Source: an optimization exercise on an open RTL-to-GDS flow (aim: small area, a short achievable clock period and few clock cycles per item). Production flows keep margins and buffers that such runs may drop.
In this exercise RTL edits were held to simulation tests only and were not proved equivalent to the original.
No activity file was given, so power comes from the tool's default toggle rates.

--- flow/config.mk ---
export PLATFORM = sky130hd
export DESIGN_NAME = fp_add
export DESIGN_NICKNAME = fp_add
export VERILOG_FILES = /design/flow/design.v
export SDC_FILE = /design/flow/constraint.sdc
export NUM_CORES = 4
export LEC_CHECK = 0
export CAP_MARGIN = 20
export CORE_MARGIN = 2
export CORE_UTILIZATION = 40
export SLEW_MARGIN = 20
--- flow/constraint.sdc ---
create_clock -name core_clock -period 10.0 [get_ports {clk}]
set_input_delay 2.0000 -clock core_clock [delete_from_list [all_inputs] [get_ports {clk}]]
set_output_delay 2.0000 -clock core_clock [all_outputs]
set_load 0.01 [all_outputs]
--- flow/design.v ---
module fp_dec #(
	parameter EMSB		= 7, 
	parameter FMSB		= 22
)(
	output signed [FMSB+1+2+FMSB+1-1:0] frac, 
	output signed [EMSB:0] expt, 
	input [1+EMSB+1+FMSB+1-1:0] rx_data 
);
localparam MSB = 1+EMSB+1+FMSB+1-1;
localparam EMSK = 2**(EMSB+1-1);
wire [FMSB+1+2+FMSB+1-1:0] frac_rx_data = {{(FMSB+1){1'b0}}, 2'b01, rx_data[FMSB:0]};
assign expt = rx_data[MSB-1:FMSB+1] - EMSK;
assign frac = rx_data[MSB] ? (~frac_rx_data + 1) : frac_rx_data;
endmodule
module fp_add #(
	parameter EMSB		= 7, 
	parameter FMSB		= 22
)(
	output ack, 
	input req, 
	output reg [1+EMSB+1+FMSB+1-1:0] tx_data, 
	input [1+EMSB+1+FMSB+1-1:0] rx_data_1, rx_data_2, 
	input enable, 
	input rstn, clk 
);
reg [3:0] cst, nst;
localparam MSB = 1+EMSB+1+FMSB+1-1;
wire [EMSB:0] rx_expt, rx_expt_b;
wire [FMSB+1+2+FMSB+1-1:0] rx_frac, rx_frac_b;
fp_dec #(.EMSB(EMSB), .FMSB(FMSB)) u1_rx_data(.frac(rx_frac),   .expt(rx_expt),   .rx_data(rx_data_1));
fp_dec #(.EMSB(EMSB), .FMSB(FMSB)) u2_rx_data(.frac(rx_frac_b), .expt(rx_expt_b), .rx_data(rx_data_2));
localparam EMSK = 2**(EMSB+1-1);
reg [EMSB:0] expt, expt_b;
reg [FMSB+1+2+FMSB+1-1:0] frac, frac_b;
wire [EMSB:0] diff_expt = expt - expt_b;
wire [EMSB:0] abs_diff_expt = diff_expt[EMSB] ? ~diff_expt + 1 : diff_expt;
wire sign = frac[FMSB+1+2+FMSB+1-1];
wire sign_b = frac_b[FMSB+1+2+FMSB+1-1];
wire [FMSB+1+2+FMSB+1-1:0] abs_frac = sign ? ~frac + 1 : frac;
wire [FMSB+1+2+FMSB+1-1:0] abs_frac_b = sign_b ? ~frac_b + 1 : frac_b;
wire eq0_1 = (expt == 0) && (abs_frac[FMSB:0] == 0);
wire eq0_2 = (expt_b == 0) && (abs_frac_b[FMSB:0] == 0);
wire shift_p = diff_expt[EMSB];
wire shift_b_p = (diff_expt != 0) && ~shift_p;
wire shift_right_p = (abs_frac[FMSB+1+2+FMSB+1-1:FMSB+1] > 1) && ~(abs_frac == 0);
wire shift_left_p = (abs_frac[FMSB+1+2+FMSB+1-1:FMSB+1] == 0) && ~(abs_frac == 0);
localparam [3:0]
	st_tx_data		= (12^(12>>1)),
	st_shift_left	= (11^(11>>1)),
	st_shift_right	= (10^(10>>1)),
	st_adjust		= (9^(9>>1)),
	st_add			= (8^(8>>1)),
	st_shift_b		= (7^(7>>1)),
	st_shift		= (6^(6>>1)),
	st_check_expt	= (5^(5>>1)),
	st_rx_data_2	= (4^(4>>1)),
	st_check_eq0	= (3^(3>>1)),
	st_load			= (2^(2>>1)),
	st_idle			= (1^(1>>1));
reg req_d;
always@(negedge rstn or posedge clk) begin
	if(!rstn) req_d <= 1'b0;
	else if(enable) req_d <= req;
end
wire req_x = req_d ^ req;
always@(negedge rstn or posedge clk) begin
	if(!rstn) cst <= st_idle;
	else if(enable) cst <= nst;
	else cst <= st_idle;
end
always@(*) begin
	case(cst)
		st_idle: nst = req_x ? st_load : cst;
		st_load: nst = st_check_eq0;
		st_check_eq0: nst = eq0_1 ? st_rx_data_2 : eq0_2 ? st_tx_data : st_check_expt;
		st_rx_data_2: nst = st_tx_data;
		st_check_expt: nst = shift_p ? st_shift : shift_b_p ? st_shift_b : st_add;
		st_shift: nst = st_check_expt;
		st_shift_b: nst = st_check_expt;
		st_add: nst = st_adjust;
		st_adjust: nst = shift_right_p ? st_shift_right : shift_left_p ? st_shift_left : st_tx_data;
		st_shift_right: nst = st_adjust;
		st_shift_left: nst = st_adjust;
		st_tx_data: nst = st_idle;
		default: nst = st_idle;
	endcase
end
assign ack = cst == st_idle;
always@(negedge rstn or posedge clk) begin
	if(!rstn) begin
		expt <= 0; frac <= 0;
		expt_b <= 0; frac_b <= 0;
	end
	else if(enable) begin
		case(nst)
			st_load: begin
				expt <= rx_expt;
				expt_b <= rx_expt_b;
				frac <= rx_frac;
				frac_b <= rx_frac_b;
			end
			st_rx_data_2: begin
				expt <= expt_b;
				frac <= frac_b;
			end
			st_shift: begin
				expt <= expt + 1;
				frac <= sign ?  (~(abs_frac >> 1) + 1) : (abs_frac >> 1);
			end
			st_shift_b: begin
				expt <= expt - 1;
				frac <= sign ?  (~(abs_frac << 1) + 1) : (abs_frac << 1);
			end
			st_add: frac <= frac + frac_b;
			st_shift_right: begin
				expt <= expt + 1;
				frac <= sign ? (~(abs_frac >> 1) + 1) : (abs_frac >> 1);
			end
			st_shift_left: begin
				expt <= expt - 1;
				frac <= sign ? (~(abs_frac << 1) + 1) : (abs_frac << 1);
			end
			default: begin
				expt <= expt; frac <= frac;
				expt_b <= expt_b; frac_b <= frac_b;
			end
		endcase
	end
	else begin
		expt <= 0; frac <= 0;
		expt_b <= 0; frac_b <= 0;
	end
end
always@(negedge rstn or posedge clk) begin
	if(!rstn) tx_data <= 0;
	else if(enable) begin
		case(nst)
			st_tx_data: begin
				tx_data[MSB] <= sign;
				tx_data[MSB-1:FMSB+1] <= expt + EMSK;
				tx_data[FMSB:0] <= abs_frac[FMSB:0];
			end
			default: tx_data <= tx_data;
		endcase
	end
	else tx_data <= 0;
end
endmodule
--- flow/run.sh ---
#!/bin/bash
# synth_recipe.tcl (not shown) runs the flow's synth.tcl, then flattens the netlist and writes it again
# the make line also repeats each setting of config.mk as NAME=value (left out here)
make -C /OpenROAD-flow-scripts/flow DESIGN_CONFIG=/design/flow/config.mk WORK_HOME=/design/flow/orfs CLKGATE_MAP_FILE= SYNTH_SCRIPT=/design/flow/synth_recipe.tcl finish
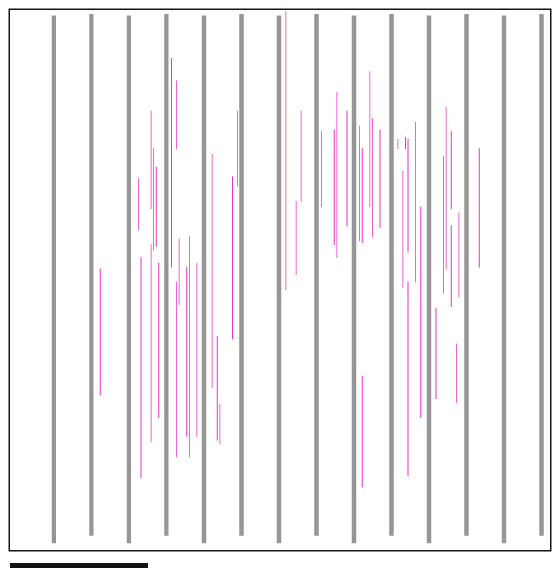
Fig. 1. Signal wires on met4.
Bar = 50 um. Supply wires on this layer in gray.
The wires run mostly vertical. The layer holds 3.7% of the routed length. 40 nets have wire on it. The longest straight run is 101 um.
total wire length: 58.5 mm
via total after detailed routing: 15648

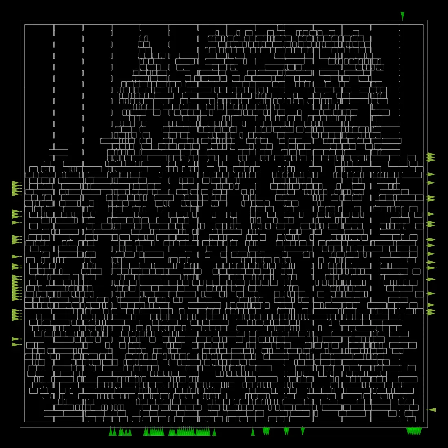
Fig. 2. Placed standard cells.
flip-flop and latch count: 126
# rows: 70
final core occ: 45.6%
core area: 36300 um2

==> results.json <==
{
  "status": "no timing/DRC/antenna violations",
  "dp.cells": 2389,
  "gr-usage-all-layers_pct": 30.4,
  "via_per_inst": 6.46,
  "final_common_cell": "nand2_1",
  "regToRegStartpoint": "frac[0]$_DFFE_PN0P_",
  "start_util_pct": 40.3,
  "post-place-ws_ns": 3.04,
  "io_pins": 101,
  "cts.clk_slew.worst_paths_ns": 0.07,
  "synth_ff_type": "dfrtp_1",
  "port_buffers": 100,
  "fin_worst_skew_ns": 0.0166,
  "peakVddDrop_mv": 0.142,
  "totalPowerFinal_mw": 3.05,
  "hold_viol": 0,
  "synth_top_area_share_pct": 21.4,
  "final.setup.tns_ns": 0,
  "tightest_slew_ns": 1.13,
  "path_delay_family": "simple AND/OR/NAND/NOR gates",
  "cpMaxStageDelayCell": "or4_1",
  "netlist_area_um2": 14600,
  "cts_setup_buffers": 0,
  "r2r-end": "expt[6]$_DFFE_PN0P_",
  "wl_per_cell_um": 24.2,
  "cp-end-kind": "register",
  "syn-num-nets": 2056,
  "dieWidth_um": 195,
  "synth-seq-cells": 126,
  "cts_tree": "yes",
  "rsz0062_at_grt": "no",
  "cpPeakStageDelay_ns": 0.66,
  "holdPathStages": 2,
  "synth_area_leaders": "dfrtp_1, xnor2_1, xor2_1",
  "die_area_um2": 38200,
  "antennaDiodeCount": 0,
  "ys_async_sr_fraction_pct": 100,
  "largest_reg_flops": 48,
  "final_cell_area_um2": 16600,
  "cts_root_buf": "clkbuf_16",
  "setup_viol": 0,
  "drt_pass1_iterations": 7,
  "cts_resized": 0,
  "layout_common_cells": "nand2_1, nor2_1, o21ai_0",
  "seqPwrFrac_pct": 24.6,
  "regMostFlops": "frac",
  "dp_hpwl_mm": 44.4,
  "crit_buf_inv": 4,
  "maxCapViolCount": 0,
  "hold_end": "tx_data[6]$_DFFE_PN0P_",
  "synth.distinct_cells": 87,
  "crit_end": "expt[6]$_DFFE_PN0P_",
  "use_met1_pct": 41.9,
  "crit_path_start_kind": "register",
  "wl_met1_mm": 25.8,
  "synth_edf_count": 0,
  "pwr_density_cell_nw_per_um2": 184,
  "p_leak_nw": 6.37,
  "intPower_mw": 1.55,
  "fin_nets": 2076,
  "largestRegisters": "frac x48, tx_data x32, frac_b x25",
  "cts_made_buffers": 17,
  "ys_warn_count": 1,
  "gp_congestion": 1.02,
  "route.met2.wl_mm": 25.7,
  "min_period_ns": 7.17,
  "seq_area_frac_synth_pct": 21.5,
  "worstSetupPathType": "reg2reg",
  "cp.required_ns": 10.35,
  "grt_max_degree": 89
}
Testbench counts, summed over its fixed seeds: cycles 206,022, items 3,200.
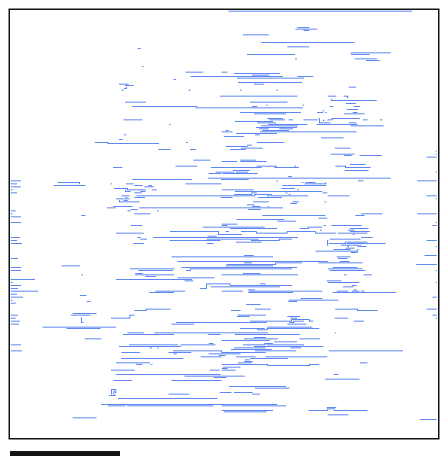
Fig. 3. Signal wires on met3.
Bar = 50 um.
The wires run mostly horizontal. The layer holds 8.2% of the routed length. The layer carries 4790 um of wire. 283 nets have wire on it. The longest straight run is 83.5 um.
met3 Use GR: 5.39%

## tightest hold or removal path, delay by kind of cell (launching register included)
family | cells | cell delay, ns
AO/OA/AOI/OAI | 1 | 0.05
AND/OR/NAND/NOR | 1 | 0.06
flip-flops | 1 | 0.34
## cell families (layout without fill, tap and decap cells)
group | after synthesis | count (layout) | share of synthesized area, %
xor gates and xnor gates | 230 | 230 | 13.8
muxes | 13 | 13 | 0.965
and+or+nand+nor | 672 | 672 | 22.8
buffers and inverters | 175 | 208 | 5.01
AOI/OAI and AO/OA | 636 | 636 | 30.0
adders and majority gates | 68 | 68 | 5.96
DFF | 126 | 126 | 21.5
## power groups by stage
stage | combinational, mW | clock (mW) | sequential, mW
6_report | 1.62 | 0.678 | 0.748
5_1_grt | 1.74 | 0.708 | 0.760
4_1_cts | 1.58 | 0.688 | 0.740
3_5_place_dp | 1.57 | 0 | 0.749
3_3_place_gp | 1.57 | 0 | 0.747
2_1_floorplan | 1.16 | 0 | 0.645
## final cells by class
class,count,area (um2)
fill,3617,19800
multi-input combinational,1619,10800
sequential,126,3160
timing repair buffer,129,1220
tap,468,586
clock buffer,19,443
clock inverter,13,179
inverter,47,176

==> separate check: timing with driven ports <==
No port has a modelled driver above. Below, the same layout with a new extraction and two added sets of constraints. Step 1 assumes that a clkbuf_16 drives the clock port and a buf_2 every other input. Step 2 adds t to the input delays and takes it off the output delays; t is the mean of the earliest and latest rising clock arrival at the registers after step 1. Input paths then give back, and output paths get back, about the clock's delay inside the block. Slacks: ideal ports / drivers / drivers and shift; pairs: ideal ports / drivers.
t (ns): 0.504
setup WS [ns]: 2.826 / 2.826 / 2.826
latest minus earliest clock arrival (ns): 0.017 / 0.016
pins driven straight from the clock port: 1
After both steps this run still meets setup and hold. For this run, drivers alone change the setup slack by 0.000 ns; drivers and shift together by 0.000 ns.
